Context: an optimization exercise on an open-source flow, tuned for small area, a short achievable clock period and few clock cycles per item. The choices shown serve that exercise and are no tape-out recipe. In this exercise RTL edits were held to simulation tests only and were not proved equivalent to the original. Some runs may be left out. An edit can pass the tests and still lose a function that they never use.

==> design/flow/design.v <==
`timescale 1ns / 1ps
module pe_quad #(
    parameter integer WIDTH = 16,
    parameter integer FRAC_BITS = 10,
    parameter integer DEGREE = 3          
)(
    input  logic             clk,
    input  logic             rst_n,
    input  logic             start, 
    input  logic signed [WIDTH-1:0] x_A, x_B, x_C, x_D,
    input  logic signed [WIDTH-1:0] coeff_in, 
    output logic [1:0]       curr_thread,
    output logic [7:0]       curr_k,
    output logic             done, 
    output logic signed [WIDTH-1:0] y_A, y_B, y_C, y_D
);
    logic [1:0] thread_idx;
    logic [7:0] k; 
    logic active;
    assign curr_thread = thread_idx;
    assign curr_k = k;
    logic [1:0] thread_idx_d1, thread_idx_d2, thread_idx_d3;
    logic [7:0] k_d1, k_d2, k_d3;
    logic active_d1, active_d2, active_d3;
    logic signed [WIDTH-1:0] b_next [0:3];
    logic signed [WIDTH-1:0] b_prev [0:3];
    logic signed [WIDTH-1:0] current_x, current_b;
    logic signed [WIDTH-1:0] reg_x, reg_b;
    always_comb begin
        case (thread_idx)
            0: begin current_x = x_A; current_b = b_next[0]; end
            1: begin current_x = x_B; current_b = b_next[1]; end
            2: begin current_x = x_C; current_b = b_next[2]; end
            3: begin current_x = x_D; current_b = b_next[3]; end
        endcase
    end
    always_ff @(posedge clk or negedge rst_n) begin
        if (!rst_n) begin
            reg_x <= 0; reg_b <= 0;
            thread_idx_d1 <= 0; k_d1 <= 0; active_d1 <= 0;
        end else begin
            reg_x <= current_x; reg_b <= current_b;
            thread_idx_d1 <= thread_idx;
            k_d1 <= k;
            active_d1 <= active;
        end
    end
    logic signed [2*WIDTH-1:0] mult_reg;
    always_ff @(posedge clk or negedge rst_n) begin
        if (!rst_n) begin
            mult_reg <= 0;
            thread_idx_d2 <= 0; k_d2 <= 0; active_d2 <= 0;
        end else begin
            mult_reg <= reg_x * reg_b;
            thread_idx_d2 <= thread_idx_d1;
            k_d2 <= k_d1;
            active_d2 <= active_d1;
        end
    end
    logic signed [2*WIDTH-1:0] scaled_product;
    logic signed [WIDTH-1:0] term;
    logic signed [WIDTH-1:0] add_reg;
    always_comb begin
        scaled_product = (k_d2 == 0) ? mult_reg : (mult_reg <<< 1);
        term = WIDTH'((scaled_product + (1 <<< (FRAC_BITS - 1))) >>> FRAC_BITS);
    end
    always_ff @(posedge clk or negedge rst_n) begin
        if (!rst_n) begin
            add_reg <= 0;
            thread_idx_d3 <= 0; k_d3 <= 0; active_d3 <= 0;
        end else begin
            add_reg <= coeff_in + term;
            thread_idx_d3 <= thread_idx_d2;
            k_d3 <= k_d2;
            active_d3 <= active_d2;
        end
    end
    always_ff @(posedge clk or negedge rst_n) begin
        if (!rst_n) begin
            active <= 0; thread_idx <= 0; k <= DEGREE; done <= 0;
            for(int i=0; i<4; i++) begin b_next[i]<=0; b_prev[i]<=0; end
            y_A <= 0; y_B <= 0; y_C <= 0; y_D <= 0;
        end else begin
            done <= 0;
            if (start) begin
                active <= 1; thread_idx <= 0; k <= DEGREE;
                for(int i=0; i<4; i++) begin b_next[i]<=0; b_prev[i]<=0; end
            end else if (active) begin
                if (thread_idx == 3) begin
                    if (k == 0) begin active <= 0; end
                    else begin k <= k - 1; thread_idx <= 0; end
                end else begin
                    thread_idx <= thread_idx + 1;
                end
            end
            if (active_d3) begin
                b_prev[thread_idx_d3] <= b_next[thread_idx_d3];
                b_next[thread_idx_d3] <= add_reg - b_prev[thread_idx_d3];
                if (k_d3 == 0) begin 
                    case (thread_idx_d3)
                        0: y_A <= add_reg - b_prev[0];
                        1: y_B <= add_reg - b_prev[1];
                        2: y_C <= add_reg - b_prev[2];
                        3: y_D <= add_reg - b_prev[3];
                    endcase
                    if (thread_idx_d3 == 3) done <= 1;
                end
            end
        end
    end
endmodule
`timescale 1ns / 1ps
module layer #(
    parameter integer NUM_INPUTS  = 16,
    parameter integer NUM_OUTPUTS = 1,
    parameter integer WIDTH       = 16,
    parameter integer DEGREE      = 3,
    parameter integer ACC_WIDTH   = 22,
    parameter integer REQUANT_SHIFT = 5,    
    parameter MIF_PREFIX = "mem_init/weights_pe_"
)(
    input  logic              clk,
    input  logic              rst_n,
    input  logic              start,
    input  logic signed [WIDTH-1:0] x_in,
    output logic              ready,
    output logic              debug_bit,
    output logic signed [WIDTH-1:0]     y_out,
    output logic signed [ACC_WIDTH-1:0] acc_out
);
    localparam integer NUM_GROUPS     = (NUM_INPUTS + 3) / 4;
    localparam integer MEM_SIZE       = NUM_GROUPS * 4;
    localparam integer COEFFS_PER_IN  = DEGREE + 1;
    localparam integer NUM_COEFF_ROWS = MEM_SIZE * COEFFS_PER_IN;
    localparam integer MEM_DEPTH      = NUM_COEFF_ROWS + 1;
    localparam integer ADDR_BITS      = $clog2(MEM_DEPTH);
    localparam integer GRP_BITS       = $clog2(NUM_GROUPS + 1);
    localparam [ADDR_BITS-1:0] SCALE_ROW_ADDR = NUM_COEFF_ROWS;
    localparam integer PROD_WIDTH = ACC_WIDTH + WIDTH;
    localparam signed [PROD_WIDTH-1:0] SAT_MAX =  32767;
    localparam signed [PROD_WIDTH-1:0] SAT_MIN = -32767;
    typedef enum logic [2:0] {
        IDLE,
        WAIT_FIRST_QUAD,
        FETCH,
        COMPUTE,
        ACCUM_1,
        ACCUM_2,
        REQUANT,
        FINISH
    } state_t;
    state_t state;
    logic signed [WIDTH-1:0] input_buffer [0:MEM_SIZE-1];
    logic [15:0] load_idx;
    logic loading;
    logic [GRP_BITS-1:0] group_idx;
    logic pe_start;
    logic [NUM_OUTPUTS-1:0] pe_dones;
    logic signed [WIDTH-1:0] curr_x_A, curr_x_B, curr_x_C, curr_x_D;
    wire [GRP_BITS+1:0] base_addr = {group_idx, 2'b00};
    assign curr_x_A = input_buffer[base_addr];
    assign curr_x_B = input_buffer[base_addr + 1];
    assign curr_x_C = input_buffer[base_addr + 2];
    assign curr_x_D = input_buffer[base_addr + 3];
    logic signed [WIDTH-1:0] pe_coeff_in [0:NUM_OUTPUTS-1];
    logic [1:0] curr_thread [0:NUM_OUTPUTS-1];
    logic [7:0] curr_k      [0:NUM_OUTPUTS-1];
    logic [ADDR_BITS-1:0] mem_addr;
    logic                  requant_reading;
    always_comb begin
        if (requant_reading)
            mem_addr = SCALE_ROW_ADDR;
        else
            mem_addr = (group_idx * 4 * COEFFS_PER_IN
                        + curr_thread[0] * COEFFS_PER_IN
                        + (DEGREE - curr_k[0]));
    end
    logic signed [ACC_WIDTH-1:0] accumulator [0:NUM_OUTPUTS-1];
    logic signed [WIDTH-1:0] res_A [0:NUM_OUTPUTS-1], res_B [0:NUM_OUTPUTS-1],
                             res_C [0:NUM_OUTPUTS-1], res_D [0:NUM_OUTPUTS-1];
    logic signed [ACC_WIDTH-1:0] sum_AB [0:NUM_OUTPUTS-1];
    logic signed [ACC_WIDTH-1:0] sum_CD [0:NUM_OUTPUTS-1];
    localparam integer LAST_GROUP_VALID = (NUM_INPUTS % 4 == 0) ? 4 : (NUM_INPUTS % 4);
    logic [3:0] thread_mask;
    assign thread_mask = (group_idx == NUM_GROUPS - 1)
                         ? ((1 << LAST_GROUP_VALID) - 1)
                         : 4'b1111;
    logic signed [WIDTH-1:0]       requant_scale [0:NUM_OUTPUTS-1];
    (* keep *) logic signed [WIDTH-1:0] requant_out [0:NUM_OUTPUTS-1];
    localparam integer PE_IDX_BITS = $clog2(NUM_OUTPUTS + 1);
    logic [PE_IDX_BITS-1:0] rq_idx;
    logic [1:0]             rq_phase;
    logic signed [ACC_WIDTH-1:0]   rq_acc_reg;
    logic signed [WIDTH-1:0]       rq_scale_reg;
    logic [PE_IDX_BITS-1:0]        rq_wr_idx;
    logic                          rq_pipe_valid;
    logic signed [PROD_WIDTH-1:0]  rq_product;
    logic [PE_IDX_BITS-1:0]        rq_wr_idx_d1;
    logic                          rq_pipe_valid_d1;
    function automatic logic signed [WIDTH-1:0] saturate_s16(
        input logic signed [PROD_WIDTH-1:0] val
    );
        if (val > SAT_MAX)
            saturate_s16 = 16'sd32767;
        else if (val < SAT_MIN)
            saturate_s16 = -16'sd32767;
        else
            saturate_s16 = val[WIDTH-1:0];
    endfunction
    genvar gi;
    generate
        for (gi = 0; gi < NUM_OUTPUTS; gi++) begin : pes
            localparam [7:0] D0 = 8'd48 + (gi % 10);
            localparam [7:0] D1 = 8'd48 + ((gi / 10) % 10);
            localparam [7:0] D2 = 8'd48 + ((gi / 100) % 10);
            weight_rom #(
                .WIDTH(16),
                .ADDR_BITS(ADDR_BITS),
                .DEPTH(MEM_DEPTH)
            ) weight_ram (
                .clk(clk),
                .address(mem_addr),
                .q(pe_coeff_in[gi])
            );
            pe_quad #(.WIDTH(WIDTH), .DEGREE(DEGREE)) core (
                .clk(clk), .rst_n(rst_n), .start(pe_start),
                .x_A(curr_x_A), .x_B(curr_x_B), .x_C(curr_x_C), .x_D(curr_x_D),
                .coeff_in(pe_coeff_in[gi]),
                .curr_thread(curr_thread[gi]),
                .curr_k(curr_k[gi]),
                .done(pe_dones[gi]),
                .y_A(res_A[gi]), .y_B(res_B[gi]), .y_C(res_C[gi]), .y_D(res_D[gi])
            );
        end
    endgenerate
    always_ff @(posedge clk or negedge rst_n) begin
        if (!rst_n) begin
            loading  <= 0;
            load_idx <= 0;
        end else begin
            if (start) begin
                loading  <= 1;
                load_idx <= 1;
                input_buffer[0] <= x_in;
                for (int p = NUM_INPUTS; p < MEM_SIZE; p++)
                    input_buffer[p] <= '0;
            end else if (loading) begin
                input_buffer[load_idx] <= x_in;
                if (load_idx == NUM_INPUTS - 1) loading <= 0;
                else load_idx <= load_idx + 1;
            end
        end
    end
    always_ff @(posedge clk or negedge rst_n) begin
        if (!rst_n) begin
            rq_product       <= '0;
            rq_wr_idx_d1     <= '0;
            rq_pipe_valid_d1 <= 1'b0;
        end else begin
            rq_product       <= rq_acc_reg * rq_scale_reg;
            rq_wr_idx_d1     <= rq_wr_idx;
            rq_pipe_valid_d1 <= rq_pipe_valid;
        end
    end
    always_ff @(posedge clk or negedge rst_n) begin
        if (!rst_n) begin
            for (int p = 0; p < NUM_OUTPUTS; p++)
                requant_out[p] <= '0;
        end else if (rq_pipe_valid_d1) begin
            requant_out[rq_wr_idx_d1] <= saturate_s16(rq_product >>> REQUANT_SHIFT);
        end
    end
    always_ff @(posedge clk or negedge rst_n) begin
        if (!rst_n) begin
            state     <= IDLE;
            group_idx <= 0;
            ready     <= 0;
            pe_start  <= 0;
            requant_reading <= 0;
            rq_phase  <= 0;
            rq_idx    <= 0;
            rq_acc_reg    <= '0;
            rq_scale_reg  <= '0;
            rq_wr_idx     <= '0;
            rq_pipe_valid <= 1'b0;
            for (int p = 0; p < NUM_OUTPUTS; p++) begin
                accumulator[p]   <= 0;
                sum_AB[p]        <= 0;
                sum_CD[p]        <= 0;
                requant_scale[p] <= 0;
            end
        end else begin
            rq_pipe_valid <= 1'b0;
            case (state)
                IDLE: begin
                    ready <= 0;
                    if (start) begin
                        state     <= WAIT_FIRST_QUAD;
                        group_idx <= 0;
                        for (int p = 0; p < NUM_OUTPUTS; p++) begin
                            accumulator[p] <= 0;
                            sum_AB[p]      <= 0;
                            sum_CD[p]      <= 0;
                        end
                    end
                end
                WAIT_FIRST_QUAD: begin
                    if (load_idx >= 4 || !loading) begin
                        state <= FETCH;
                    end
                end
                FETCH: begin
                    pe_start <= 1;
                    state    <= COMPUTE;
                end
                COMPUTE: begin
                    pe_start <= 0;
                    if (pe_dones[0]) begin
                        state <= ACCUM_1;
                    end
                end
                ACCUM_1: begin
                    for (int p = 0; p < NUM_OUTPUTS; p++) begin
                        sum_AB[p] <= (thread_mask[0] ? res_A[p] : 16'sd0)
                                   + (thread_mask[1] ? res_B[p] : 16'sd0);
                        sum_CD[p] <= (thread_mask[2] ? res_C[p] : 16'sd0)
                                   + (thread_mask[3] ? res_D[p] : 16'sd0);
                    end
                    state <= ACCUM_2;
                end
                ACCUM_2: begin
                    for (int p = 0; p < NUM_OUTPUTS; p++) begin
                        accumulator[p] <= accumulator[p] + sum_AB[p] + sum_CD[p];
                    end
                    if (group_idx >= NUM_GROUPS - 1) begin
                        state           <= REQUANT;
                        requant_reading <= 1;
                        rq_phase        <= 2'd0;
                        rq_idx          <= 0;
                    end else begin
                        group_idx <= group_idx + 1;
                        state     <= FETCH;
                    end
                end
                REQUANT: begin
                    case (rq_phase)
                        2'd0: begin
                            rq_phase <= 2'd1;
                        end
                        2'd1: begin
                            rq_phase <= 2'd2;
                            rq_idx   <= 0;
                        end
                        2'd2: begin
                            rq_acc_reg    <= accumulator[rq_idx];
                            rq_scale_reg  <= pe_coeff_in[rq_idx]; 
                            rq_wr_idx     <= rq_idx;
                            rq_pipe_valid <= 1'b1;
                            if (rq_idx == NUM_OUTPUTS - 1) begin
                                rq_phase <= 2'd3;
                            end else begin
                                rq_idx <= rq_idx + 1;
                            end
                        end
                        2'd3: begin
                            requant_reading <= 0;
                            state           <= FINISH;
                        end
                    endcase
                end
                FINISH: begin
                    ready <= 1;
                    state <= IDLE;
                end
            endcase
        end
    end
    (* keep *) logic [NUM_OUTPUTS*ACC_WIDTH-1:0] pe_accum_results;
    (* keep *) logic [NUM_OUTPUTS*WIDTH-1:0]     pe_requant_results;
    genvar j;
    generate
        for (j = 0; j < NUM_OUTPUTS; j++) begin : pack_results
            assign pe_accum_results[j*ACC_WIDTH +: ACC_WIDTH]  = accumulator[j];
            assign pe_requant_results[j*WIDTH +: WIDTH]        = requant_out[j];
        end
    endgenerate
    assign debug_bit = ^pe_accum_results ^ ^pe_requant_results;
    assign y_out   = requant_out[0];
    assign acc_out = accumulator[0];
endmodule
module weight_rom #(
    parameter integer WIDTH     = 16,
    parameter integer ADDR_BITS = 7,
    parameter integer DEPTH     = 65
)(
    input  logic                 clk,
    input  logic [ADDR_BITS-1:0] address,
    output logic [WIDTH-1:0]     q
);
    logic [WIDTH-1:0] mem [0:DEPTH-1];
    logic [ADDR_BITS-1:0] addr_reg;
    initial $readmemh("weights_pe_0.hex", mem);
    always_ff @(posedge clk) begin
        addr_reg <= address;
        q        <= mem[addr_reg];
    end
endmodule
==> design/flow/weights_pe_0.hex <==
ff58
0015
0084
ffd6
fedd
fff4
004c
ffe0
ff70
003a
008d
ffe7
ff32
012e
ff9f
ffcc
fe5c
ffc0
007a
ffe1
fef7
ffae
00a1
fff8
fe8b
ff44
0073
ffdb
ff6a
000f
0058
ffe7
ffcc
003d
0063
ffce
fe97
ff77
0087
ffc3
0168
ffbe
ff94
ffe1
fedf
ffdd
00af
ffde
00b1
002b
ffe1
ffd1
ff17
fff5
00d4
ffd7
00fb
00aa
fff2
ffd1
ff09
fff8
0111
ffee
0400
==> design/flow/run.sh <==
#!/bin/bash
# synth_recipe.tcl (not shown) runs the flow's synth.tcl, then flattens the netlist and writes it again
# the make line also repeats each setting of config.mk as NAME=value (left out here)
make -C /OpenROAD-flow-scripts/flow DESIGN_CONFIG=/design/flow/config.mk WORK_HOME=/design/flow/orfs CLKGATE_MAP_FILE= SYNTH_SCRIPT=/design/flow/synth_recipe.tcl finish
==> design/flow/config.mk <==
export PLATFORM = sky130hd
export DESIGN_NAME = layer
export DESIGN_NICKNAME = layer
export VERILOG_FILES = /design/flow/design.v
export SDC_FILE = /design/flow/constraint.sdc
export NUM_CORES = 4
export LEC_CHECK = 0
export CAP_MARGIN = 20
export CORE_MARGIN = 2
export CORE_UTILIZATION = 40
export SLEW_MARGIN = 20
==> design/flow/constraint.sdc <==
create_clock -name core_clock -period 10.0 [get_ports {clk}]
set_input_delay 2.0000 -clock core_clock [delete_from_list [all_inputs] [get_ports {clk}]]
set_output_delay 2.0000 -clock core_clock [all_outputs]
set_load 0.01 [all_outputs]
==> out/results.txt, run 1 <==
status: complete, no violations
via density per instance: 5.22
Rows: 137
DR pass1 iterations: 6
DR vias: 38500
CTS tree: built
dpl hpwl: 104 mm
Post-Layout Cell Count: 7373
DRC errors left: 0
CP required: 10.59 ns
clock sinks: 745
busiest grt layer: met2
Starting DRT DRC Count: 2719
Core Box Area: 0.140 mm^2
Achievable Freq: 145 MHz
Post-CTS Setup Inserts: 0
Seq. cell area: 0.0198 mm^2
CP Launch Type: flip-flop
largest registers: input_buffer x256, pes.core.b_next x64, pes.core.b_prev x64
Post-Syn Instances: 5490
worst setup margin: 3.08 ns
final slew viol count: 0
Place WS: 3.03 ns
Die W: 380 um
CTS Buf Count: 87
syn_nets: 6430
Final Hold Vio Count: 0
# setup viols final: 0
GP Congestion: 0.869
crit path max fanout: 23
Period minus WS final: 6.92 ns
vias in the first global route: 39500
first-pass GRT wire length: 227 mm
Final ANT Viol Nets: 0
pin count of the biggest net entering global routing: 157
end of the critical path: rq_product[31]
die area: 0.144 mm^2
initial antenna violation count: 3
GR met1 Demand/Resource: 27.9%
FF-to-FF Start: rq_scale_reg[4]
Clock H-tree levels: 3
Worst Reg-to-Reg Cells: 21
GRT Residual Overflow: 0
Max Buffers Root-to-Sink: 3
Testbench counts for the RTL of run 1, summed over its fixed seeds: cycles 40,712, items 384.
==> run 1: worst max-delay path: stages, from the launching register on <==
cell	delay [ns]
dfrtp_1	0.86
nand2_1	0.18
fa_1	0.58
inv_1	0.05
fa_1	0.47
fa_1	0.50
fa_1	0.50
fa_1	0.49
inv_1	0.05
fa_1	0.48
inv_1	0.04
ha_1	0.31
a211oi_1	0.25
nor2_1	0.07
a211oi_1	0.41
o21a_1	0.25
nand3_1	0.12
a221o_1	0.40
a21oi_2	0.21
o21bai_2	0.12
nor4b_1	0.34
a211o_1	0.14
==> run 1: through the flow <==
step	util (%)	hold WS, ns
2_1_floorplan	-	0.331
4_1_cts	44.2	0.348
3_5_place_dp	42.0	0.335
6_report	44.2	0.348
5_1_grt	44.2	0.353
3_3_place_gp	42.0	0.331
==> run 1: worst min path at each step <==
| stage | to | slack (ns) | cells past startpoint |
|---|---|---|---|
| after detailed placement | pes[0].core.active_d2 | 0.33 | 0 |
| after global routing | pes[0].core.thread_idx_d3[1] | 0.35 | 0 |
| after global placement | pes[0].core.thread_idx_d3[0] | 0.33 | 0 |
| final | pes[0].core.k_d2[5] | 0.35 | 0 |
| after floorplan | pes[0].core.active_d2 | 0.33 | 0 |
| after CTS | pes[0].core.k_d2[1] | 0.35 | 0 |
==> run 1: metal layers <==
| metal | share of wire [%] | vias up |
|---|---|---|
| li1 | - | 18000 |
| met1 | 46 | 19500 |
| met2 | 47 | 844 |
| met3 | 4.3 | 201 |
| met4 | 2.7 | 0 |
| met5 | 0 | - |
==> run 1: area by class of cell <==
| type | instances | area share [%] |
|---|---|---|
| Sequential cell | 745 | 32.2 |
| Antenna cell | 1 | 0.00406 |
| Clock buffer | 114 | 3.84 |
| Inverter | 812 | 4.94 |
| Clock inverter | 47 | 0.959 |
| Tap cell | 1876 | 3.80 |
| Multi-Input combinational cell | 3657 | 52.6 |
| Timing Repair Buffer | 121 | 1.74 |
==> run 1: placed cells by master, fill, tap and decap left out, types with 67 or more instances in the layout <==
cell       instances
nand2_1          654
inv_1            810
nor2_1           204
a21oi_1          169
xor2_1            97
o21ai_0          185
and2_1           226
nand3_1           67
clkbuf_16         87
a22oi_1           98
o21ai_1           79
o31ai_1           86
ha_1             340
xnor2_1          165
edfxtp_1         256
dfrtp_1          468
fa_1             576
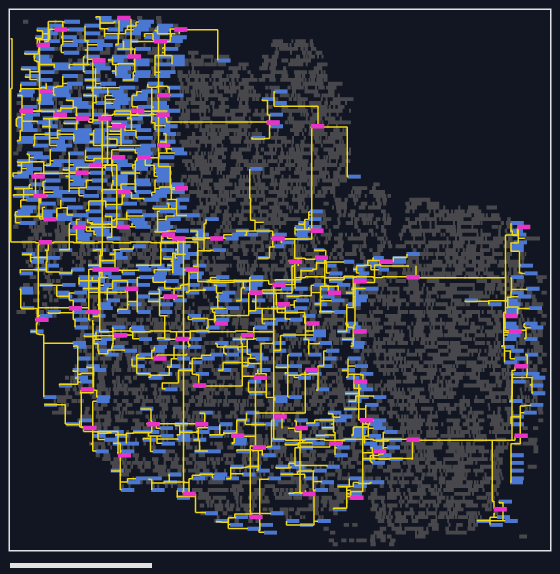
run_1/clock_map.png
The bar under the picture is 100 um long.
Key: cells driving clock nets = magenta [count 87]; clock wires = yellow [length 10500 um]; flip-flops = blue [count 745]
There are 88 routed clock nets.

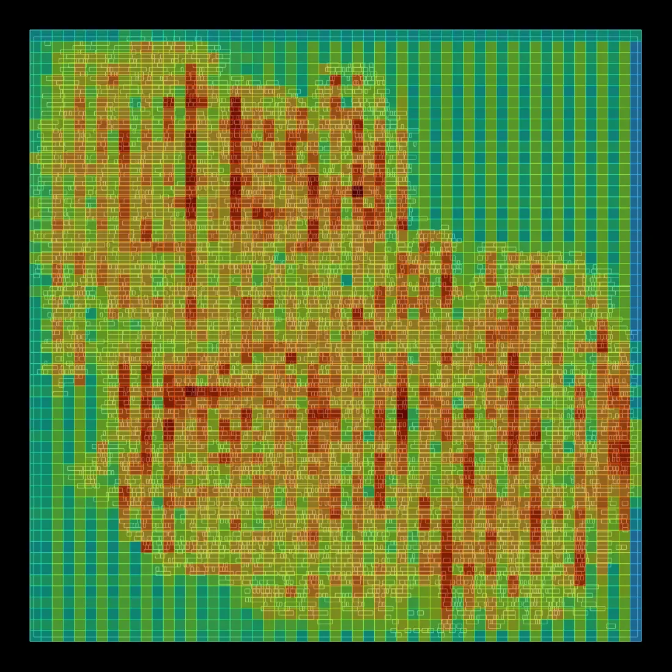
run_1/final_congestion.png
routed len/inst: 19.3 um
post-layout util: 44.2%
M2 GR Usage: 32.7%
total track usage: 19.9%
met3 Resource Use GR: 2.18%

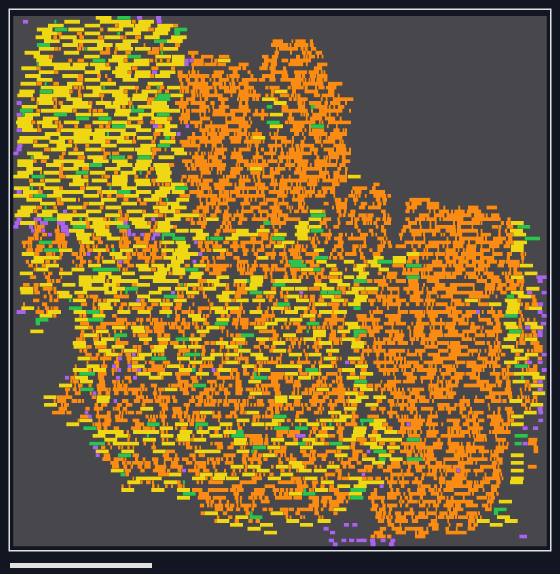
run_1/cell_classes.png
The bar under the picture is 100 um long. Fill, decap, tap and diode cells in gray.
Key: flops = yellow [cells 745, share of their area 33%]; other buffers and delay cells = purple [cells 121, share of their area 1.8%]; clock drivers and dummy loads = green [cells 161, share of their area 5.0%]; all other logic = orange [cells 4469, share of their area 60%]

run_1/density.png
38 x 38 tiles, from black (low) to pale yellow (high), 0 to 100% covered.
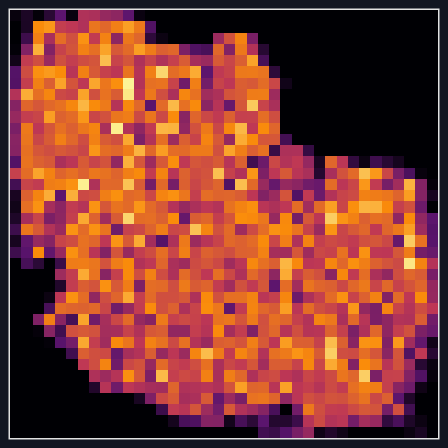

==> run 2: too many edits to list; what changed since run 1 <==
design/flow/design.v: 407 -> 1344 lines; modules unchanged: 0
  cheb_mac2: new, 312 lines
  cheb_mac1: new, 445 lines
  cheb_mac0: new, 498 lines
  layer: edited, 278 -> 87 lines
  removed: pe_quad, weight_rom
==> module layer as of run 2 <==
module layer #(
    parameter integer WIDTH     = 16,
    parameter integer ACC_WIDTH = 22
)(
    input  logic              clk,
    input  logic              rst_n,
    input  logic              start,
    input  logic signed [WIDTH-1:0] x_in,
    output logic              ready,
    output logic              debug_bit,
    output logic signed [WIDTH-1:0]     y_out,
    output logic signed [ACC_WIDTH-1:0] acc_out
);
    logic        active;
    logic [3:0]  cnt;
    always_ff @(posedge clk or negedge rst_n) begin
        if (!rst_n) begin
            active <= 1'b0;
            cnt    <= 4'd0;
        end else if (start) begin
            active <= 1'b1;
            cnt    <= 4'd1;
        end else if (active) begin
            cnt <= cnt + 4'd1;
            if (cnt == 4'd15) active <= 1'b0;
        end
    end
    logic        v0, va, vb, vc;
    logic [3:0]  i0, ia, ib;
    logic        first_c, last_c;
    logic [15:0] x0, xa, xb;
    logic [15:0] b2a, b2b, b1b, yc;
    logic [15:0] b2_n, b1_n, y_n;
    always_ff @(posedge clk or negedge rst_n) begin
        if (!rst_n) begin
            v0 <= 1'b0; va <= 1'b0; vb <= 1'b0; vc <= 1'b0;
        end else begin
            v0 <= start | active;
            va <= v0;
            vb <= va;
            vc <= vb;
        end
    end
    always_ff @(posedge clk) begin
        x0  <= x_in;
        i0  <= start ? 4'd0 : cnt;
        xa  <= x0;
        ia  <= i0;
        b2a <= b2_n;
        xb  <= xa;
        ib  <= ia;
        b2b <= b2a;
        b1b <= b1_n;
        yc      <= y_n;
        first_c <= (ib == 4'd0);
        last_c  <= (ib == 4'd15);
    end
    cheb_mac2 u_m2 (.idx(i0), .x(x0), .b(b2_n));
    cheb_mac1 u_m1 (.idx(ia), .x(xa), .bin(b2a), .b(b1_n));
    cheb_mac0 u_m0 (.idx(ib), .x(xb), .bin(b1b), .b2(b2b), .y(y_n));
    logic signed [ACC_WIDTH-1:0] acc, acc_n;
    logic signed [WIDTH-1:0]     yq_n, yq;
    logic                        dbg;
    assign acc_n = (first_c ? '0 : acc) + {{(ACC_WIDTH-WIDTH){yc[15]}}, yc};
    always_comb begin
        if (!acc_n[21] && acc_n[20:10] != '0)
            yq_n = 16'sd32767;
        else if (acc_n[21] && (acc_n[20:10] != '1 || acc_n[9:0] == '0))
            yq_n = -16'sd32767;
        else
            yq_n = {acc_n[10:0], 5'b0};
    end
    always_ff @(posedge clk) begin
        if (vc) begin
            acc <= acc_n;
            yq  <= yq_n;
            dbg <= ^acc_n ^ ^yq_n;
        end
    end
    always_ff @(posedge clk or negedge rst_n) begin
        if (!rst_n) ready <= 1'b0;
        else        ready <= vc & last_c;
    end
    assign acc_out   = acc;
    assign y_out     = yq;
    assign debug_bit = dbg;
endmodule
--- a/design/flow/config.mk
+++ b/design/flow/config.mk
@@ -9,3 +9,4 @@
 export CORE_MARGIN = 2
 export CORE_UTILIZATION = 40
+export SETUP_SLACK_MARGIN = 5
 export SLEW_MARGIN = 20
removed: design/flow/weights_pe_0.hex
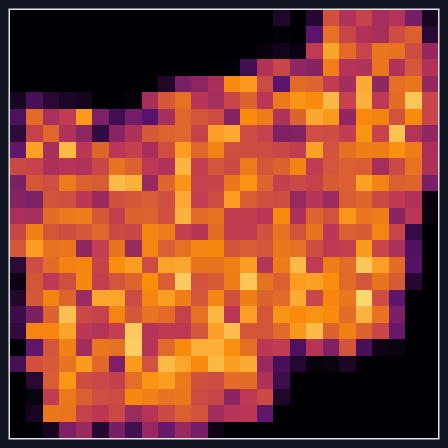
run_2/density.png
26 x 26 tiles, from black (low) to pale yellow (high), 0 to 100% covered.
21% of the tiles are nearly empty. The densest ninth of the die: middle. 11% of the tiles are over 75% full. The fullest tile reaches 91%. The mean over all tiles is 44%.

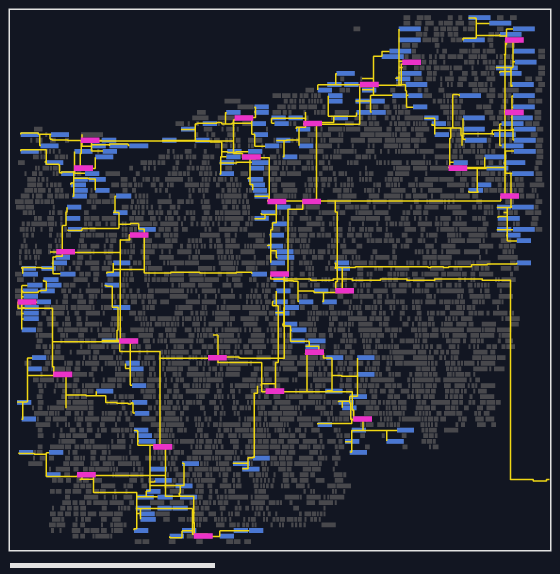
run_2/clock_map.png
The bar under the picture is 100 um long.
Key: clock wires = yellow [length 3740 um]; flip-flops = blue [count 215]; cells driving clock nets = magenta [count 27]
Position of the flops: all over the die. There are 28 routed clock nets.

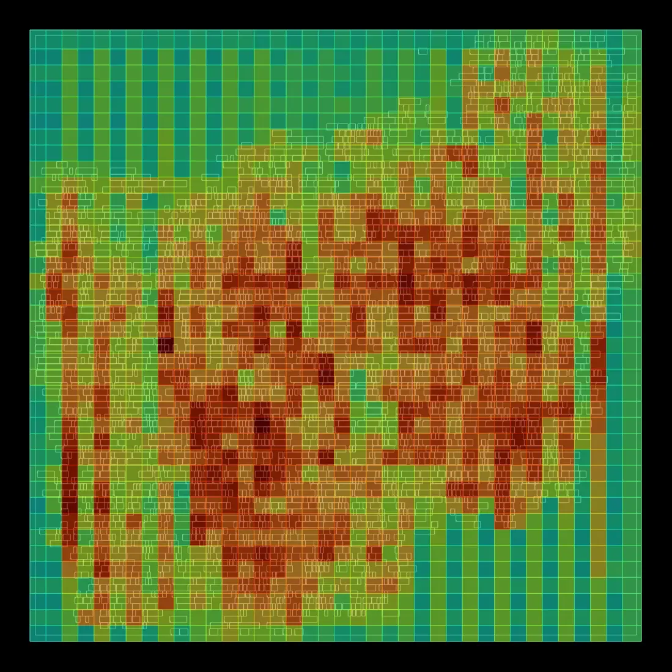
run_2/final_congestion.png
routed len/inst: 19.7 um
M2 GR Usage: 38.2%

==> out/results.txt, run 2 <==
status: complete, no violations
Place WS: 3.77 ns (+0.745 ns)
DR vias: 24200 (-37%)
syn_nets: 3835 (-40%)
Core Box Area: 0.0669 mm^2 (-52%)
die area: 0.0694 mm^2 (-52%)
Slowest-stage cell, CP: fa_1
CTS Buf Count: 27 (-69%)
total track usage: 22.4% (+2.5 points)
most common cell after layout, fill and taps aside: inv_1
vias in the first global route: 22400 (-43%)
DRC errors left: 0 (unchanged)
Max Buffers Root-to-Sink: 3 (unchanged)
GRT Residual Overflow: 0 (unchanged)
GP Congestion: 0.919 (+5.8%)
initial antenna violation count: 3 (unchanged)
crit path max fanout: 6 (-74%)
via density per instance: 5.69 (+9.0%)
Starting DRT DRC Count: 2068 (-24%)
worst setup margin: 4.75 ns (+1.66 ns)
CP Launch Type: flip-flop
post-layout util: 47.4% (+3.2 points)
Seq. cell area: 0.00485 mm^2 (-76%)
CTS tree: built
Die W: 263 um (-31%)
Worst Reg-to-Reg Cells: 21 (unchanged)
Testbench counts for the RTL of run 2, summed over its fixed seeds: cycles 7,688, items 384.
[run 2: cell types whose count changed in the layout (fill, tap and decap cells not counted), sizes merged, moves of 85 or more]
cell / delta
buf: +106
dfrtp: -459
and2: -201
ha: -163
nand2: -307
a21oi: +85
dfxtp: +151
inv: -449
fa: -336
edfxtp: -220
[run 2: metrics by stage]
stage	area (um^2)
floorplan	27200
global placement	27900
detailed placement	27900
CTS	30300
global route	31700
finish	31700
[run 2: worst min path at each step]
stage	startpoint	endpoint	depth (start not counted)
after floorplan	b2a[11]	b2b[11]	0
after global placement	vb	vc	0
after detailed placement	vb	vc	0
after CTS	vb	vc	0
after global routing	vb	vc	0
final	vb	vc	0
[run 2: cell type report]
| class | count | share of cell area (%) |
|---|---|---|
| well taps | 873 | 3.44 |
| inverters | 378 | 4.62 |
| repair buffers | 256 | 9.33 |
| diodes | 1 | 0.00789 |
| flip-flops and latches | 215 | 15.3 |
| multi-input cells | 2477 | 64.4 |
| clock inverters | 12 | 0.481 |
| clock buffers | 37 | 2.39 |
[run 2: critical path: cells and delay by family (launching register included)]
family	cells	cell delay, ns
adder cells (fa/ha/maj)	6	2.42
AO/OA/AOI/OAI	6	1.54
AND/OR/NAND/NOR	5	0.41
flip-flops	1	0.37
buffers and inverters	3	0.28
XOR/XNOR	1	0.12
[run 2: timing repair]
action / 4_1_cts / 5_1_grt
cloned: 12 / 13
resized for setup: 200 / 194
buffers inserted: 61 / 56
pin swaps: 31 / 63
setup endpoints to repair: 26 / 21
[run 2: metal layers]
metal | global-route usage (%) | up-vias | share of wire (%)
met2 | 38.2 | 1011 | 47
met1 | 28.9 | 11500 | 41
met3 | 2.45 | 247 | 6.2
met4 | 9.31 | 0 | 5.2
met5 | 0 | - | 0
li1 | - | 11400 | -
[run 2: kinds of logic (layout without fill, tap and decap cells)]
logic type                 after synthesis  in the layout
AOI/OAI and AO/OA                      950            950
and+or+nand+nor                        777            777
buffers and inverters                  702            683
xor gates and xnor gates               228            228
muxes                                   35             35
DFF                                    215            215
adders and majority gates              487            487
other                                    0              1
run_2/port_nets.png
The bar under the picture is 100 um long.
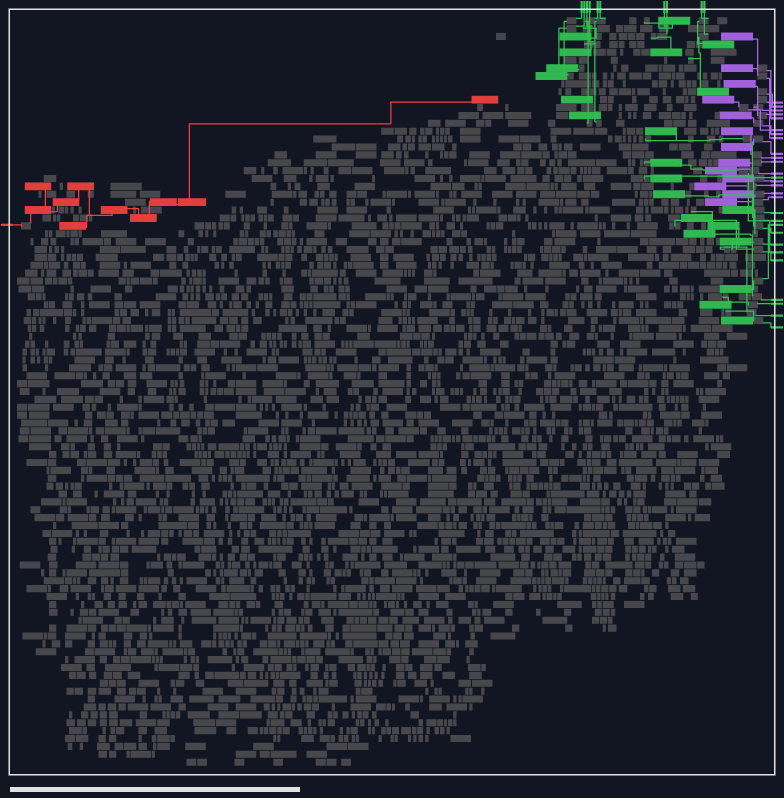

==> inputs of run 3 (changes only) <==
--- a/design/flow/config.mk
+++ b/design/flow/config.mk
@@ -9,4 +9,3 @@
 export CORE_MARGIN = 2
 export CORE_UTILIZATION = 40
-export SETUP_SLACK_MARGIN = 5
 export SLEW_MARGIN = 20
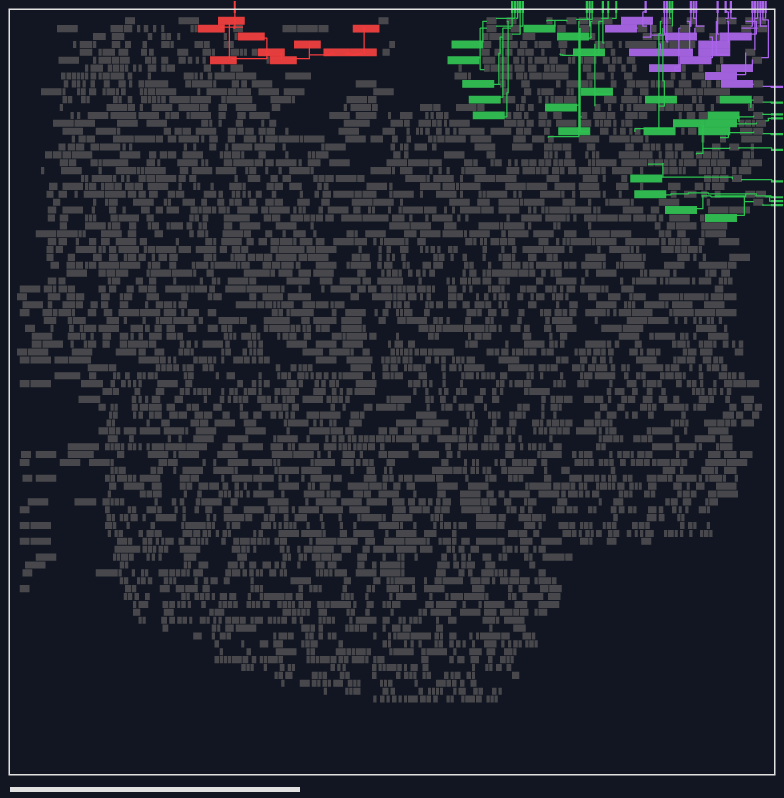
run_3/port_nets.png
The bar under the picture is 100 um long.
Key: y_out = purple [bits 16, direction output, end cells 13, buffers 16, wire 228 um]; rst_n = red [bits 1, direction input, end cells 10, buffers 1, wire 87.2 um]; acc_out = green [bits 22, direction output, end cells 22, buffers 22, wire 668 um]

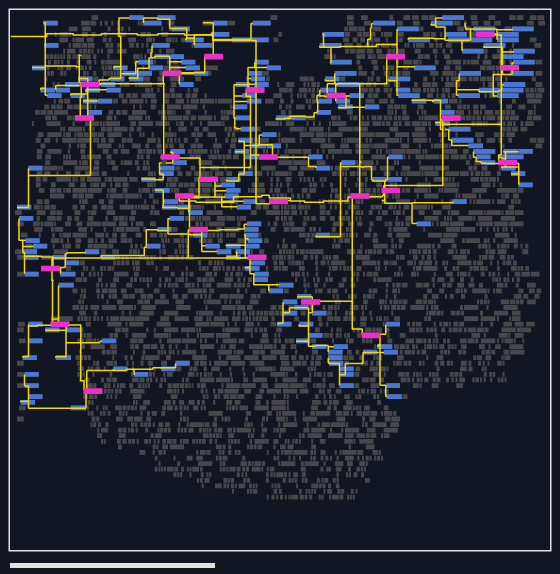
run_3/clock_map.png
The bar under the picture is 100 um long.
Key: flip-flops = blue [count 215]; clock wires = yellow [length 3310 um]; cells driving clock nets = magenta [count 25]
There are 26 routed clock nets.

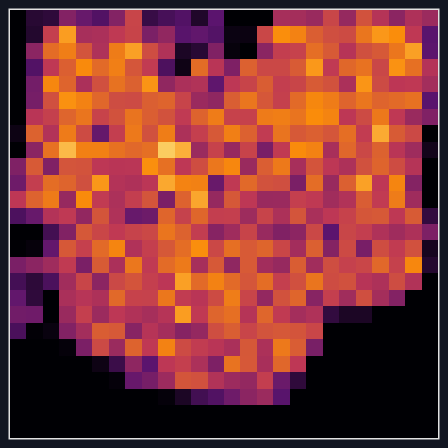
run_3/density.png
26 x 26 tiles, from black (low) to pale yellow (high), 0 to 100% covered.
Core Box Area: 0.0669 mm^2
post-layout util: 42.8%
Initial Util: 40.2%

==> out/results.txt, run 3 <==
Post-CTS Setup Inserts: 0 (-100%)
RSZ-0062 raised after global routing: false
yosys warns: 4
Starting DRT DRC Count: 2343 (+13%)
share of cells above drive strength 1: 4.12%
GRT Residual Overflow: 0 (unchanged)
complex-gate fraction of the synthesized area: 22.4%
die area: 0.0694 mm^2 (unchanged)
syn_nets: 3835 (unchanged)
DR vias: 22800 (-5.7%)
Die W: 263 um (unchanged)
buffer and inverter count on the worst path: 2 (-1)
Clk Latency, worst-skew pair: 0.56 ns
Clock H-tree levels: 1
most frequent cells in the layout: 374 x inv_1, 348 x nand2_1, 255 x a21oi_1
first-pass GRT wire length: 120 mm
DRC errors left: 0 (unchanged)
max FFs per register: 22
total track usage: 21.2% (-1.2 points)
clock sinks: 215
CTS Buf Count: 25 (-7.4%)
status: complete, no violations
root buf cell: clkbuf_16
Cell Area, Synth: 0.0269 mm^2
most common cell after layout, fill and taps aside: inv_1
pin count of the biggest net entering global routing: 89
Slowest-stage cell, CP: dfxtp_1
vias in the first global route: 21300 (-4.8%)
multiplexer share of the synthesized area: 1.55%
GP Congestion: 0.876 (-4.7%)
CTS tree: built
post-synthesis average cell area: 7.93 um^2
routed len/inst: 18.2 um (-7.7%)
maxcap violations: 0
crit path max fanout: 22 (+16)
Synth top area share: 17.8%
CP Launch Type: flip-flop
via density per instance: 5.55 (-2.4%)
Post-DP Area: 0.0278 mm^2 (-0.27%)
CP top delay family: compound AO/OA/AOI/OAI gates
Max Buffers Root-to-Sink: 3 (unchanged)
CP required: 10.48 ns
initial antenna violation count: 2 (-1)
CTS resizes: 0 (-100%)
adder-cell share of the synthesized area: 28.7%
Post-Syn Instances: 3394
# nets final: 3654
Design Area, Final: 0.0286 mm^2 (-9.7%)
Area Growth Syn to Fin: 6.33%
-- run 3: cell counts after synthesis --
Identical to the previous run, type by type.
-- run 3: logic make-up (layout without fill, tap and decap cells) --
group | count (synthesis) | after routing
other | 0 | 1
adder cells (fa/ha/maj) | 487 | 487
buffers and inverters | 702 | 539
multiplexers | 35 | 35
AO/OA/AOI/OAI | 950 | 950
flip-flops | 215 | 215
XOR/XNOR | 228 | 228
AND/OR/NAND/NOR | 777 | 777
-- run 3: path summary, 6_finish.rpt --
kind	startpoint	cells past startpoint	endpoint	slack [ns]
worst max-delay path	b1b[6]	20	yc[12]	3.56
worst min-delay path	vb	0	vc	0.35
worst max register to register	b1b[6]	20	yc[12]	3.56
worst min register to register	vb	0	vc	0.35
max in group asynchronous	rst_n	1	cnt[0]	7.93
min in group asynchronous	rst_n	1	cnt[3]	1.76
-- run 3: layer usage --
layer	global-route usage, %	wire length, um	up-vias
met5	0	0	-
met4	5.85	1990	0
met2	34.0	34400	718
met1	30.4	34100	10900
met3	2.21	4120	108
li1	-	-	11100
-- run 3: final cells by class --
class,count,area (um^2)
Timing Repair Buffer,116,1020
Antenna cell,1,2.50
Inverter,378,1420
Clock inverter,9,92.6
Fill cell,6763,38300
Multi-Input combinational cell,2477,19600
Sequential cell,215,4720
Clock buffer,36,729
Tap cell,873,1090
-- run 3: metrics by stage --
stage               std cells  setup slack (ns)  util (%)  hold slack (ns)
floorplan                3394              4.29         -            0.329
global placement         4059              3.68      41.6            0.334
detailed placement       4059              3.62      41.6            0.335
CTS                      4104              3.54      42.8            0.349
global route             4104              3.19      42.8            0.362
finish                   4105              3.56      42.8            0.347
run_3/final_congestion.png
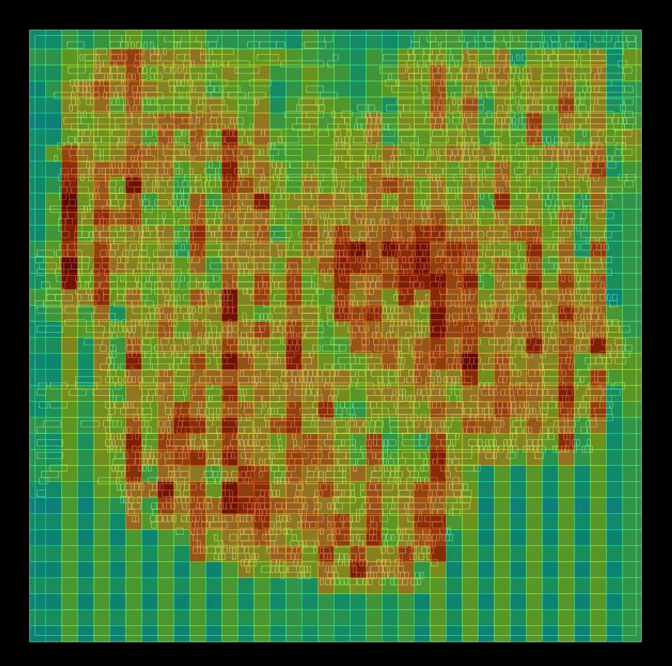

--- run 4: outline of the changes from run 3 ---
design/flow/design.v: 1344 -> 1935 lines; modules unchanged: 0
  cheb_fa: new, 4 lines
  cheb_ha: new, 4 lines
  cheb_bpp: new, 3 lines
  cheb_bppn: new, 3 lines
  cheb_mac2: edited, 312 -> 519 lines
  cheb_mac1: edited, 445 -> 647 lines
  cheb_mac0: edited, 498 -> 673 lines
  layer: edited, 87 -> 80 lines
==> module cheb_fa as of run 4 <==
module cheb_fa (input logic a, b, c, output logic s, co);
  assign s  = a ^ b ^ c;
  assign co = (a & b) | (a & c) | (b & c);
endmodule
==> module cheb_bppn as of run 4 <==
module cheb_bppn (input logic one, two, neg, bi, bim1, output logic p);
  assign p = ~(((one & bi) | (two & bim1)) ^ neg);
endmodule
==> module cheb_bpp as of run 4 <==
module cheb_bpp (input logic one, two, neg, bi, bim1, output logic p);
  assign p = ((one & bi) | (two & bim1)) ^ neg;
endmodule
==> module cheb_ha as of run 4 <==
module cheb_ha (input logic a, b, output logic s, co);
  assign s  = a ^ b;
  assign co = a & b;
endmodule
==> module layer as of run 4 <==
module layer #(
    parameter integer WIDTH     = 16,
    parameter integer ACC_WIDTH = 22
)(
    input  logic              clk,
    input  logic              rst_n,
    input  logic              start,
    input  logic signed [WIDTH-1:0] x_in,
    output logic              ready,
    output logic              debug_bit,
    output logic signed [WIDTH-1:0]     y_out,
    output logic signed [ACC_WIDTH-1:0] acc_out
);
    logic        active;
    logic [3:0]  cnt;
    always_ff @(posedge clk or negedge rst_n) begin
        if (!rst_n) begin
            active <= 1'b0;
            cnt    <= 4'd0;
        end else if (start) begin
            active <= 1'b1;
            cnt    <= 4'd1;
        end else if (active) begin
            cnt <= cnt + 4'd1;
            if (cnt == 4'd15) active <= 1'b0;
        end
    end
    logic v0, va, vb, vc;
    always_ff @(posedge clk or negedge rst_n) begin
        if (!rst_n) begin
            v0 <= 1'b0; va <= 1'b0; vb <= 1'b0; vc <= 1'b0;
        end else begin
            v0 <= start | active;
            va <= v0;
            vb <= va;
            vc <= vb;
        end
    end
    logic [3:0]  i0, ia, ib;
    logic        first_c, last_c;
    logic [15:0] x0, xa, xb;
    logic [15:0] b2a, b2b, b1b, yc;
    logic [15:0] b2_n, b1_n, y_n;
    always_ff @(posedge clk) begin
        x0  <= x_in;
        i0  <= start ? 4'd0 : cnt;
        xa  <= x0;
        ia  <= i0;
        b2a <= b2_n;
        xb  <= xa;
        ib  <= ia;
        b2b <= b2a;
        b1b <= b1_n;
        yc      <= y_n;
        first_c <= (ib == 4'd0);
        last_c  <= (ib == 4'd15);
    end
    cheb_mac2 u_m2 (.idx(i0), .x(x0), .b(b2_n));
    cheb_mac1 u_m1 (.idx(ia), .x(xa), .bin(b2a), .b(b1_n));
    cheb_mac0 u_m0 (.idx(ib), .x(xb), .bin(b1b), .b2(b2b), .y(y_n));
    logic signed [ACC_WIDTH-1:0] acc;
    always_ff @(posedge clk)
        acc <= (first_c ? '0 : acc) + {{(ACC_WIDTH-WIDTH){yc[15]}}, yc};
    always_ff @(posedge clk or negedge rst_n) begin
        if (!rst_n) ready <= 1'b0;
        else        ready <= vc & last_c;
    end
    logic signed [WIDTH-1:0] yq;
    always_comb begin
        if (!acc[21] && acc[20:10] != '0)
            yq = 16'sd32767;
        else if (acc[21] && (acc[20:10] != '1 || acc[9:0] == '0))
            yq = -16'sd32767;
        else
            yq = {acc[10:0], 5'b0};
    end
    assign acc_out   = acc;
    assign y_out     = yq;
    assign debug_bit = ^acc ^ ^yq;
endmodule
--- a/design/flow/config.mk
+++ b/design/flow/config.mk
@@ -10,2 +10,4 @@
 export CORE_UTILIZATION = 40
 export SLEW_MARGIN = 20
+export SYNTH_HIERARCHICAL = 1
+export SYNTH_MINIMUM_KEEP_SIZE = 0
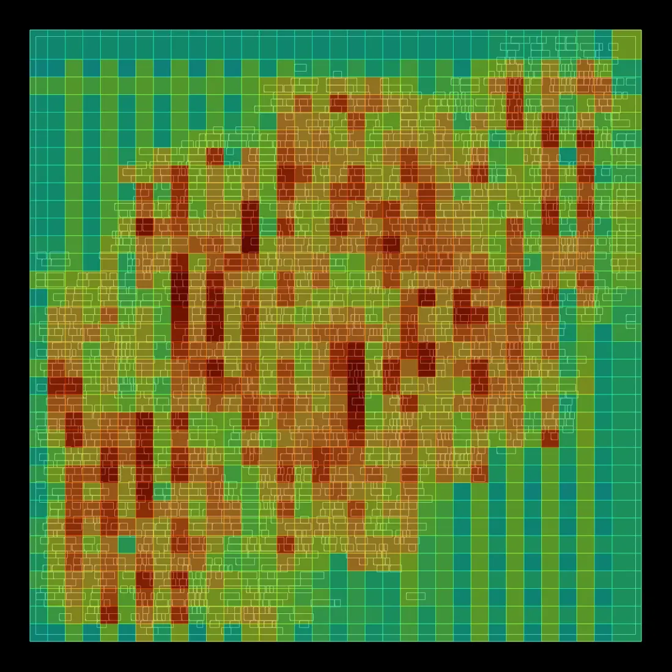
run_4/final_congestion.png
GR met1 Demand/Resource: 26.3%
total track usage: 21.0%
met3 Resource Use GR: 3.05%

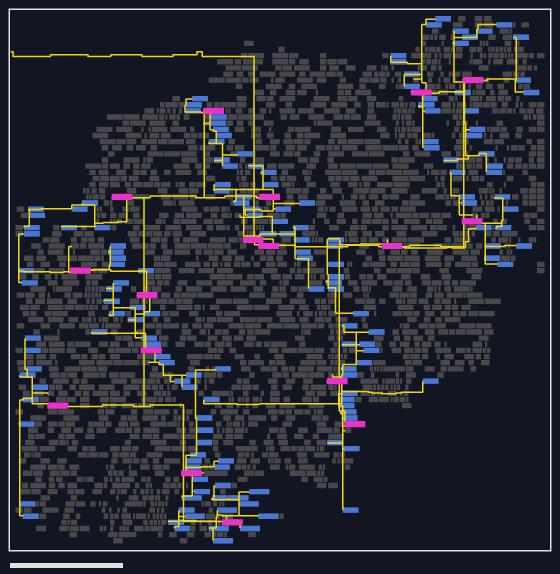
run_4/clock_map.png
The bar under the picture is 50 um long.
Key: clock wires = yellow [length 2550 um]; cells driving clock nets = magenta [count 17]; flip-flops = blue [count 158]
There are 18 routed clock nets. Position of the flops: all over the die.

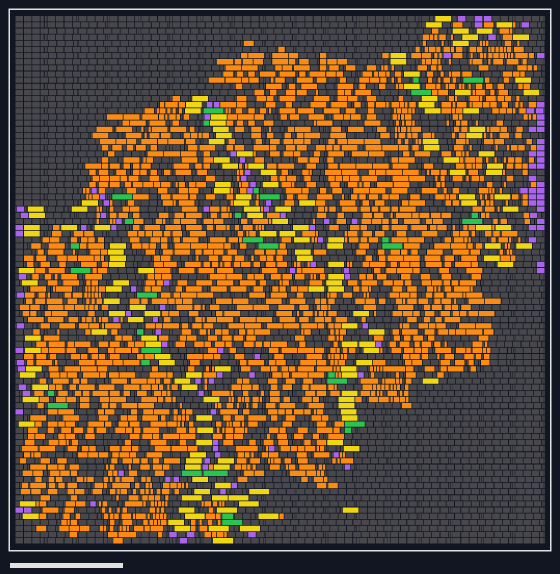
run_4/cell_classes.png
The bar under the picture is 50 um long. Fill, decap, tap and diode cells in gray.
Key: clock drivers and dummy loads = green [cells 32, share of their area 2.5%]; flops = yellow [cells 158, share of their area 13%]; other buffers and delay cells = purple [cells 119, share of their area 4.4%]; all other logic = orange [cells 1820, share of their area 80%]

==> out/results.txt, run 4 <==
status: complete, no violations
sink of the worst hold path: va
most frequent cells in the layout: 375 x xnor2_1, 316 x a22oi_2, 266 x fa_1
first-pass GRT wire length: 93.5 mm (-22%)
DRC errors left: 0 (unchanged)
vias in the first global route: 17100 (-20%)
Starting DRT DRC Count: 830 (-65%)
multiplexer share of the synthesized area: 1.13% (-0.43 points)
# fillers: 5096 (-25%)
FF-to-FF Start: xb[1]
CTS resizes: 0 (unchanged)
Seq. cell area: 0.00321 mm^2 (-32%)
Initial Util: 40.3% (+0.069 points)
Clock H-tree levels: 4 (+3)
adder-cell share of the synthesized area: 33.8% (+5.1 points)
FF-to-FF End: yc[11]
Area Growth Syn to Fin: 11.6%
multi-input logic area: 0.0186 mm^2 (-5.1%)
Post-Syn Instances: 2003 (-41%)
Hold Crit Start: v0
Reg2Reg Setup Slack: 3.67 ns (+0.11 ns)
via density per instance: 5.64 (+1.7%)
CTS Buf Count: 17 (-32%)
die area: 0.0572 mm^2 (-18%)
DR vias: 16000 (-30%)
Core Box Area: 0.0549 mm^2 (-18%)
yosys warns: 10 (+6)
# nets final: 2573 (-30%)
Worst Reg-to-Reg Cells: 15 (-25%)
Cell Area, Synth: 0.0221 mm^2 (-18%)
pin count of the biggest net entering global routing: 38 (-57%)
Post-CTS Setup Inserts: 0 (unchanged)
Max Buffers Root-to-Sink: 2 (-1)
post-layout util: 45.0% (+2.2 points)
Clk Latency, worst-skew pair: 0.49 ns (-0.07 ns)
complex-gate fraction of the synthesized area: 25.3% (+2.9 points)
CP required: 10.42 ns (-0.06 ns)
hold depth: 0 (unchanged)
worst setup margin: 3.67 ns (+0.108 ns)
share of cells above drive strength 1: 21.9% (+18 points)
root buf cell: clkbuf_16
maxcap violations: 0 (unchanged)
max FFs per register: 22 (unchanged)
CTS tree: built
routed len/inst: 20.4 um (+12%)
CP Launch Type: flip-flop
Testbench counts for the RTL of run 4, summed over its fixed seeds: cycles 7,688, items 384.
[run 4: cell types whose count changed in the layout (fill, tap and decap cells not counted), moves of 69 or more]
cell     delta
nor2_1    -153
nand2_1   -255
o22ai_1    -69
a22oi_2   +316
inv_1     -265
o21ai_0   -186
a22oi_1   -144
xnor2_1   +258
a21oi_1   -194
[run 4: worst max path at each step]
stage                    to  depth (start not counted)   from
floorplan           b1b[15]                         16  xa[3]
global placement     b2a[7]                         17  i0[0]
detailed placement  b2a[15]                         18  i0[0]
CTS                 b2a[15]                         18  i0[0]
global route         yc[14]                         17  xb[1]
finish               yc[11]                         15  xb[1]
[run 4: modules after synthesis, one instance, submodules excluded]
module,times used,flops+latches,cells inside
layer,1,158,418
cheb_mac1,1,0,221
cheb_mac0,1,0,223
cheb_mac2,1,0,209
cheb_bpp,300,0,2
cheb_bppn,15,0,2
cheb_fa,262,0,1
cheb_ha,40,0,1
[run 4: critical path: stages, from the launching register on]
cell,delay (ns)
dfxtp_1,1.07
xor2_2,0.90
a22oi_2,0.19
xnor2_1,0.24
fa_1,0.47
fa_1,0.43
fa_1,0.53
fa_1,0.41
ha_1,0.37
a21o_1,0.21
a21oi_1,0.18
o221a_2,0.24
a21boi_2,0.20
o221ai_1,0.22
or4_1,0.46
nand4_1,0.10
[run 4: per-stage QoR]
step                      cell area (um^2)  hold WS, ns  std cells
final                                24700        0.352       2833
after global routing                 24700        0.369       2833
after CTS                            24700        0.356       2833
after detailed placement             24100        0.340       2801
after global placement               24000        0.334       2801
after floorplan                      22100        0.329       2003
[run 4: final cells by class]
cell class	count	area share, %
multi-input combinational	1711	75.2
sequential	158	13.0
timing repair buffer	119	4.21
tap	704	3.57
clock buffer	18	1.78
inverter	109	1.66
clock inverter	14	0.598
[run 4: kinds of logic (layout without fill, tap and decap cells)]
group | after synthesis | after routing
AO/OA/AOI/OAI | 559 | 559
XOR/XNOR | 433 | 433
adder cells (fa/ha/maj) | 438 | 438
buffers and inverters | 134 | 260
flip-flops | 158 | 158
multiplexers | 16 | 16
AND/OR/NAND/NOR | 265 | 265
[run 4: layer usage]
layer	up-vias	part of all wire, %	GRT usage, %
met4	0	3.1	8.05
met3	98	4.2	3.05
met2	412	50	36.6
li1	7358	-	-
met5	-	0	0
met1	8113	43	26.3

==> static timing again, ports no longer ideal <==
The flow's constraints put no driver on any port. The routed layouts listed below were extracted and timed again, unchanged, in two steps.
Step 1, drivers: a clkbuf_16 drives clk and a buf_2 each remaining input, both assumed.
Step 2, shift: input delay + t, output delay - t, t = (earliest + latest rising clock arrival at the registers) / 2. This alone moves slack from input paths to output paths.
Slacks: no drivers / after step 1 / after step 2; pairs: no drivers / after step 1.
run | shift t [ns] | setup WS [ns] | worst register clock-pin slew, ns | worst slew at a driven data input, ns
run 1 | 0.761 | 3.085 / 3.085 / 3.085 | 0.06 / 0.06 | 0.07
run 2 | 0.634 | 4.749 / 4.749 / 4.749 | 0.07 / 0.07 | 0.07
run 3 | 0.611 | 3.563 / 3.563 / 3.563 | 0.07 / 0.07 | 0.03
run 4 | 0.532 | 3.672 / 3.672 / 3.672 | 0.08 / 0.08 | 0.03
After both steps every run listed still meets setup and hold.
